Source: an optimization exercise on an open RTL-to-GDS flow (aim: small area and a short achievable clock period). Production flows keep margins and buffers that such runs may drop. No functional check of the RTL was part of this run. Power and IR drop assume default switching activity.

$ cat constraint.sdc
create_clock -name core_clock -period 5.0 [get_ports {clk_40}]
set_input_delay 1.0000 -clock core_clock [delete_from_list [all_inputs] [get_ports {clk_40}]]
set_output_delay 1.0000 -clock core_clock [all_outputs]
set_load 0.01 [all_outputs]
$ cat design.v
module fpadd_40(x_40,y_40,res_40,clk_40,rst_40);
input [31:0] x_40,y_40;				      
output [31:0] res_40;				 
input clk_40,rst_40;
parameter menw_40=45;             
reg sing_x_40,sing_y_40;	 
reg [7:0] exp_x_40, exp_y_40,exp_res_40;		 
reg [menw_40:0] mes_x_40, mes_y_40,mes_res_40,mes_medi_40;	 
reg zero_40_x,zero_40_y;	
reg signres;		                     
reg [31:0] resout_40;	 
integer int_exp_x,int_exp_y,int_exp_dif_40;	 
integer renorm_40,renorm_400,renorm_401,renorm_402,renorm_403,renorm_404,renorm_405;	 
parameter [menw_40:0] zero_40=0;
integer int_exp_dif_402,int_exp_dif_401,int_exp_dif_404,int_exp_dif_403,int_exp_dif_405,int_exp_dif_406,int_exp_dif_4000,int_exp_dif_400;
reg [menw_40:0] mes_y_402,mes_y_401,mes_y_403,mes_y_404;
reg [menw_40:0] mes_x_402,mes_x_401,mes_x_403,mes_x_404;
reg [menw_40:0] mes_res_401,mes_res_402,mes_res_403,mes_res_404,mes_res_4000,mes_res_400;
reg [7:0] exp_x_402,exp_x_401;
reg [7:0] exp_res_402,exp_res_401,exp_res_403,exp_res_404,exp_res_4000,exp_res_400;
reg sing_x_402,sing_x_401,sing_x_403;
reg sing_y_402,sing_y_401,sing_y_403;
reg signres2,signres1,signres3,signres4,signres5,signres6,signres00,signres0;
assign res_40=resout_40;
always @(*) begin
renorm_40=0;
  zero_40_x = (x_40[30:0]==0)?1:0;
  zero_40_y = (y_40[30:0]==0)?1:0;
  if( y_40[30:0] > x_40[30:0] ) begin
    exp_x_40 = y_40[30:23];
    exp_y_40 = x_40[30:23];
    sing_x_40 = y_40[31];
    sing_y_40 = x_40[31];
    mes_x_40 = (zero_40_y)?0:{ 2'b1, y_40[22:0],zero_40[menw_40:25]};
    mes_y_40 = (zero_40_x)?0:{ 2'b1, x_40[22:0],zero_40[menw_40:25]};
    signres=sing_x_40;
  end else begin
    sing_x_40 = x_40[31];
    sing_y_40 = y_40[31];
    exp_x_40 = x_40[30:23];
    exp_y_40 = y_40[30:23];
    mes_x_40 = (zero_40_x)?0:{ 2'b1, x_40[22:0],zero_40[menw_40:25]};
    mes_y_40 = (zero_40_y)?0:{ 2'b1, y_40[22:0],zero_40[menw_40:25]};
    signres=sing_x_40;
  end
  int_exp_x=exp_x_40;
  int_exp_y=exp_y_40;
  int_exp_dif_40=exp_x_40-exp_y_40;
int_exp_dif_402=int_exp_dif_401;
mes_y_402=mes_y_401;
mes_x_402=mes_x_401;
exp_x_402=exp_x_401;
sing_x_402=sing_x_401;
sing_y_402=sing_y_401;
signres2=signres1;
  if(int_exp_dif_402 > 24) begin
    exp_res_40=exp_x_402;
    mes_res_40=mes_x_402;
  end else begin
    exp_res_40=exp_x_402;
    mes_res_40=0;
    mes_y_402=(int_exp_dif_402[4])?{16'b0,mes_y_402[menw_40:16]}: {mes_y_402};
    mes_y_402=(int_exp_dif_402[3])?{ 8'b0,mes_y_402[menw_40:8 ]}: {mes_y_402};
    mes_y_402=(int_exp_dif_402[2])?{ 4'b0,mes_y_402[menw_40:4 ]}: {mes_y_402};
    mes_y_402=(int_exp_dif_402[1])?{ 2'b0,mes_y_402[menw_40:2 ]}: {mes_y_402};
    mes_y_402=(int_exp_dif_402[0])?{ 1'b0,mes_y_402[menw_40:1 ]}: {mes_y_402};
  end
mes_y_404=mes_y_403;
mes_x_404=mes_x_403;
mes_res_4000=mes_res_400;
exp_res_4000=exp_res_400;
signres00=signres0;
int_exp_dif_4000=int_exp_dif_400;
 if (int_exp_dif_4000 <=24) begin
    if(sing_x_403 == sing_y_403) 
       	mes_res_4000=mes_x_404+mes_y_404;
	 else mes_res_4000=mes_x_404-mes_y_404;
    if(mes_res_4000[menw_40]) begin
      mes_res_4000={1'b0,mes_res_4000[menw_40:1]};
      exp_res_4000=exp_res_4000+1;
    end
  end
mes_res_402=mes_res_401;
int_exp_dif_404=int_exp_dif_403;
signres4=signres3;
exp_res_402=exp_res_401;
renorm_403=renorm_402;
    if(mes_res_402[menw_40-1:menw_40-32]==0) begin 
	renorm_403[5]=1; mes_res_402={ 1'b0,mes_res_402[menw_40-33:0],32'b0 }; 
    end
    if(mes_res_402[menw_40-1:menw_40-16]==0) begin 
	renorm_403[4]=1; mes_res_402={ 1'b0,mes_res_402[menw_40-17:0],16'b0 }; 
    end
    if(mes_res_402[menw_40-1:menw_40-8]==0) begin 
	renorm_403[3]=1; mes_res_402={ 1'b0,mes_res_402[menw_40-9:0], 8'b0 }; 
    end
    if(mes_res_402[menw_40-1:menw_40-4]==0) begin 
	renorm_403[2]=1; mes_res_402={ 1'b0,mes_res_402[menw_40-5:0], 4'b0 }; 
    end
    if(mes_res_402[menw_40-1:menw_40-2]==0) begin 
	renorm_403[1]=1; mes_res_402={ 1'b0,mes_res_402[menw_40-3:0], 2'b0 }; 
    end
    if(mes_res_402[menw_40-1   ]==0) begin 
	renorm_403[0]=1; mes_res_402={ 1'b0,mes_res_402[menw_40-2:0], 1'b0 }; 
    end
mes_res_404=mes_res_403;
signres6=signres5;
renorm_405=renorm_404;
exp_res_404=exp_res_403;
int_exp_dif_406=int_exp_dif_405;
  if (int_exp_dif_406 <=60)
  begin
    if(mes_res_404 != 0) begin
      if(mes_res_404[menw_40-24:0]==0 && mes_res_404[menw_40-24]==1) begin
	if(mes_res_404[menw_40-11]==1) mes_res_404=mes_res_404+{1'b1,zero_40[menw_40-11:0]};
      end else begin
        mes_res_404=mes_res_404;
      end
      exp_res_404=exp_res_404-renorm_405;
      if(mes_res_404[menw_40-1]==0) begin
       exp_res_404=exp_res_404+1;
       mes_res_404={1'b0,mes_res_404[menw_40-1:1]};
      end
    end else begin
      exp_res_404=0;
      signres6=0;
    end
  end
resout_40={signres6,exp_res_404,mes_res_404[menw_40-2:menw_40-24]};
end
always @(posedge clk_40 or posedge rst_40)
begin
	if (rst_40) 
begin
int_exp_dif_401<=0;
mes_x_401<=0;
mes_y_401<= 0;
exp_x_401 <= 0;
sing_x_401<=0;
sing_y_401<=0;
signres1<=0;
renorm_401<=0;
mes_y_403 <= 0;
mes_x_403 <= 0;
sing_x_403 <= 0;
sing_y_403 <= 0;
mes_res_400 <= 0;
renorm_400 <= 0;
signres0 <= 0;
int_exp_dif_400 <= 0;
exp_res_400 <= 0;
mes_res_401 <= 0;
int_exp_dif_403<= 0;
signres3 <= 0;
exp_res_401<= 0;
renorm_402 <= 0;
mes_res_403<=  0;
signres5<= 0;
renorm_404<= 0;
exp_res_403<= 0;
int_exp_dif_405 <= 0;
end
	else begin
	int_exp_dif_401<= int_exp_dif_40;
	mes_x_401<= mes_x_40;
	mes_y_401<= mes_y_40;
	exp_x_401 <= exp_x_40;
	sing_x_401<= sing_x_40;
	sing_y_401<= sing_y_40;
	signres1<= signres;
	renorm_401<= renorm_40;
	mes_y_403 <= mes_y_402;
	mes_x_403 <= mes_x_402;
	sing_x_403 <= sing_x_402;
	sing_y_403 <= sing_y_402;
	mes_res_400 <= mes_res_40;
	renorm_400 <= renorm_401;
	signres0 <= signres2;
	int_exp_dif_400 <= int_exp_dif_402;
	exp_res_400 <= exp_res_40;
	mes_res_401 <= mes_res_4000;
	int_exp_dif_403<= int_exp_dif_4000;
	signres3 <= signres00;
	exp_res_401<= exp_res_4000;
	renorm_402 <= renorm_400;
	mes_res_403 <= mes_res_402;
	signres5 <= signres4;
	renorm_404 <= renorm_403;
	exp_res_403 <= exp_res_402;
	int_exp_dif_405 <= int_exp_dif_404;
	end
end
endmodule
$ cat config.mk
export PLATFORM = sky130hd
export DESIGN_NAME = fpadd_40
export DESIGN_NICKNAME = fpadd_40
export VERILOG_FILES = /design/flow/design.v
export SDC_FILE = /design/flow/constraint.sdc
export NUM_CORES = 4
export LEC_CHECK = 0
export CAP_MARGIN = 20
export CORE_MARGIN = 2
export CORE_UTILIZATION = 40
export SLEW_MARGIN = 20
$ cat run.sh
#!/bin/bash
# synth_recipe.tcl (not shown) runs the flow's synth.tcl, then flattens the netlist and writes it again
# the make line also repeats each setting of config.mk as NAME=value (left out here)
make -C /OpenROAD-flow-scripts/flow DESIGN_CONFIG=/design/flow/config.mk WORK_HOME=/design/flow/orfs CLKGATE_MAP_FILE= SYNTH_SCRIPT=/design/flow/synth_recipe.tcl finish
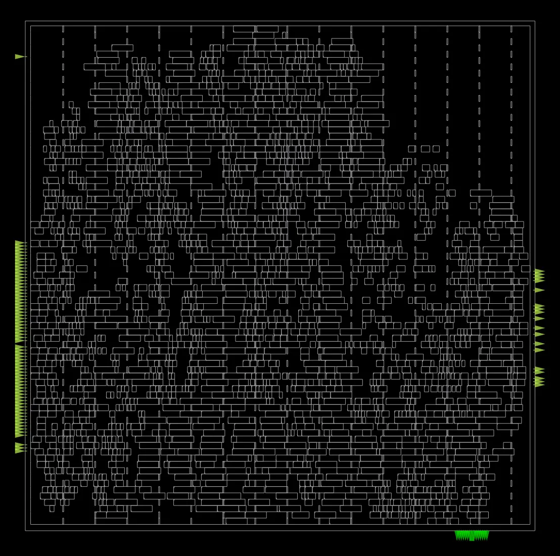
(images/placement.png)
filler instances: 4325
Seq cells: 311

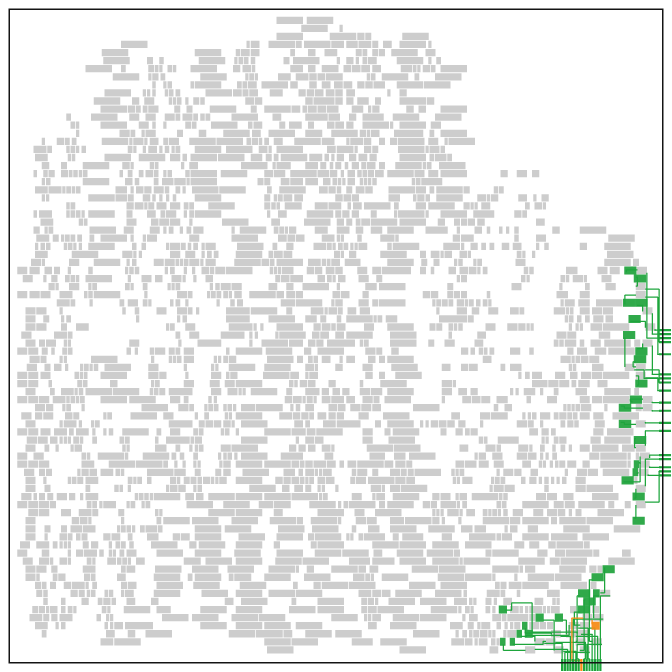
(images/io_fan.png)
`res_40`: in green, bits 32, direction output, end cells 32, buffers 32, wire 686 um. `rst_40`: in orange, bits 1, direction input, end cells 1, buffers 1, wire 22.7 um.

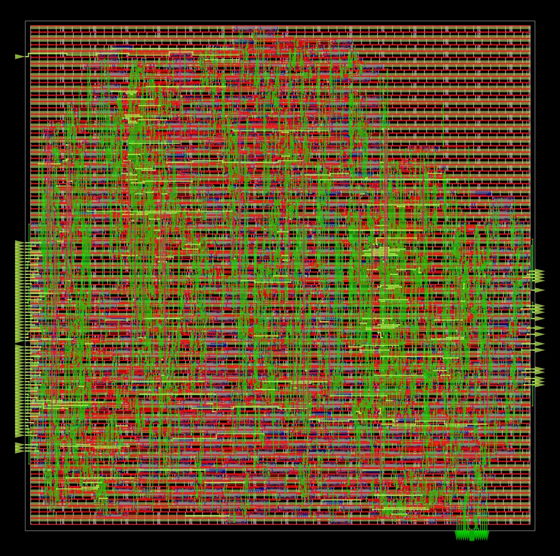
(images/routing.png)
DR WL met2: 27.4 mm
wire length per cell: 19.4 um
met1 wire length: 22.6 mm

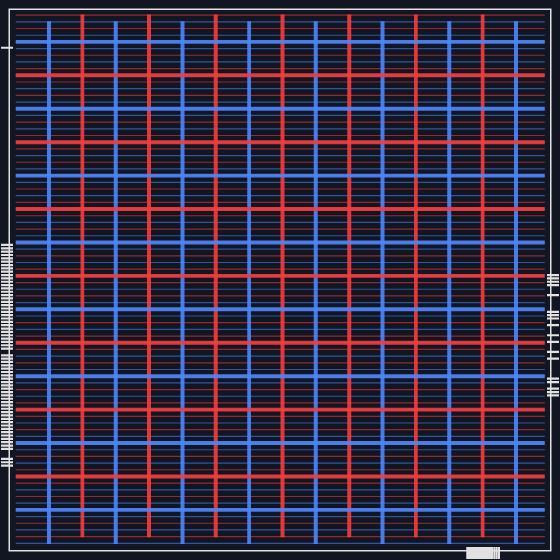
(images/power_grid.png)
Pins as bars on the die edge.
VSS: in blue. VDD: in red.
The core has 79 rows. 98 signal pins sit on the boundary. 15 straps on met4.

==> impl_metrics.env <==
export IMPL_grt_pass1_wl_mm=85.6
export IMPL_final_core_util=0.484
export IMPL_worstSetupPathDepth=20
export IMPL_syn_inst=2002
export IMPL_synth_most_common_cell="dfrtp_1"
export IMPL_ys_types=83
export IMPL_synth_adder_area_share=0.0465
export IMPL_critPathRequiredTime_ps=5410
export IMPL_grt_overflow_total=0
export IMPL_min_path_type="flip-flop to flip-flop"
export IMPL_io_buffers=97
export IMPL_dieArea_mm2=0.0483
export IMPL_synth_edf_count=0
export IMPL_ys_async_sr_fraction=1.00
export IMPL_synth_area_leaders="dfrtp_1 (42%), mux2i_1 (9.0%), o21ai_0 (5.4%), ha_1 (4.4%), nand2_1 (4.2%)"
export IMPL_clock_root_buffer="clkbuf_16"
export IMPL_cp_arrival_ps=5350
export IMPL_tightest_slew_ps=1000
export IMPL_core_area_mm2=0.0463
export IMPL_ir_drop_mv=0.368
export IMPL_wirelength_mm=53.8
export IMPL_final_cell_mix="dfrtp_1 (310), nand2_1 (210), o21ai_0 (191)"
export IMPL_rr_startpoint="mes_y_403[17]"
export IMPL_reg_largest_list="mes_res_401: 45 flops, mes_res_403: 45 flops, mes_y_403: 45 flops"
export IMPL_fin_worst_skew_ps=14.8
export IMPL_outcome="finished clean"
export IMPL_path_class="flip-flop to flip-flop"
export IMPL_drive_above_1_share=0.147
export IMPL_crit_buf_inv=2
export IMPL_ios=98
export IMPL_cp_endpoint="mes_res_401[41]"
export IMPL_area_growth_pct=20.3
export IMPL_synth_mux_area_frac=0.133
export IMPL_crit_chain="or4_4 > or4b_4 > or2_4 > nor2_4 > and2_4 > and3_4 > a21oi_2 > xor2_1 > ha_1 > a21o_1 > a21o_1 > a21o_1 > and2_4 > o21ai_4 > o31ai_4 > a211oi_4 > buf_6 > buf_4 > mux2_2 > mux2_2"
export IMPL_rr_endpoint="mes_res_401[41]"
export IMPL_synth_top_area_share=0.418
export IMPL_slowest_delay_ps=570
export IMPL_start_kind="flip-flop"
export IMPL_synth_seq_cells=311
export IMPL_grt_max_degree=97
export IMPL_die_h_um=220
export IMPL_path_max_fanout=5
export IMPL_grt_pass1_vias=15500
export IMPL_cts_resized=20
export IMPL_p_leak_nw=9.81
export IMPL_clkLatencyLatePin_ps=540
export IMPL_vias=15300
export IMPL_synth_compound_area_frac=0.162
[final cells by class]
class	instances	area, um2	area share
diodes	1	2.50	0.000112
flip-flops and latches	311	7780	0.348
clock inverters	10	76.3	0.00341
clock buffers	45	973	0.0435
repair buffers	229	2120	0.0948
inverters	78	302	0.0135
multi-input cells	1498	10400	0.463
well taps	607	759	0.0339
[stage by stage]
step | TNS [ps] | hold slack (ps) | setup WS (ps) | power [mW] | instances
2_1_floorplan | -43820 | 331 | -141 | 9.03 | 2002
3_5_place_dp | -9500 | 335 | -286 | 11.7 | 2706
3_3_place_gp | -2140 | 333 | -102 | 11.5 | 2706
4_1_cts | 0 | 344 | 5.13 | 14.3 | 2764
5_1_grt | -289 | 350 | -80.8 | 15.6 | 2778
6_report | 0 | 341 | 64.3 | 14.5 | 2779
[per-layer routing]
metal / GRT usage / part of all wire / up-vias
li1: - / - / 7416
met1: 0.277 / 0.42 / 7400
met2: 0.412 / 0.51 / 400
met3: 0.0312 / 0.042 / 88
met4: 0.0740 / 0.029 / 0
met5: 0 / 0 / -
[power breakdown]
part,total (mW),internal [mW],switching (mW)
Clock,2.35,1.37,0.976
Sequential,4.14,3.32,0.820
Combinational,8.07,3.84,4.23
Total,14.5,8.53,6.02

[port drivers added, routing unchanged]
The flow's constraints put no driver on any port. The routed layout listed below was extracted and timed again, unchanged, in two steps. Step 1 (the two cells are an assumption about what drives the block):
set clk [get_ports {clk_40}]
set_driving_cell -lib_cell sky130_fd_sc_hd__clkbuf_16 $clk
set_driving_cell -lib_cell sky130_fd_sc_hd__buf_2 [delete_from_list [all_inputs] $clk]
Step 2 moves the port delays by t, midway between the first and last clock arrival at a register: inputs arrive t later, outputs are due t later. That takes back most of the time a late clock gives input paths. Three values: no drivers, after step 1, after step 2; two values: the first two.
shift t [ns]: 0.593
setup WS [ns]: 0.064 / 0.064 / 0.064
hold slack, ns: 0.341 / 0.341 / 0.341
slew at the worst register clock pin (ns): 0.06 / 0.06
worst data-port slew with drivers (ns): 0.05
After both steps setup and hold are still met in this run. The setup slack of this run moves by 0.000 ns with the drivers and by 0.000 ns with both steps.
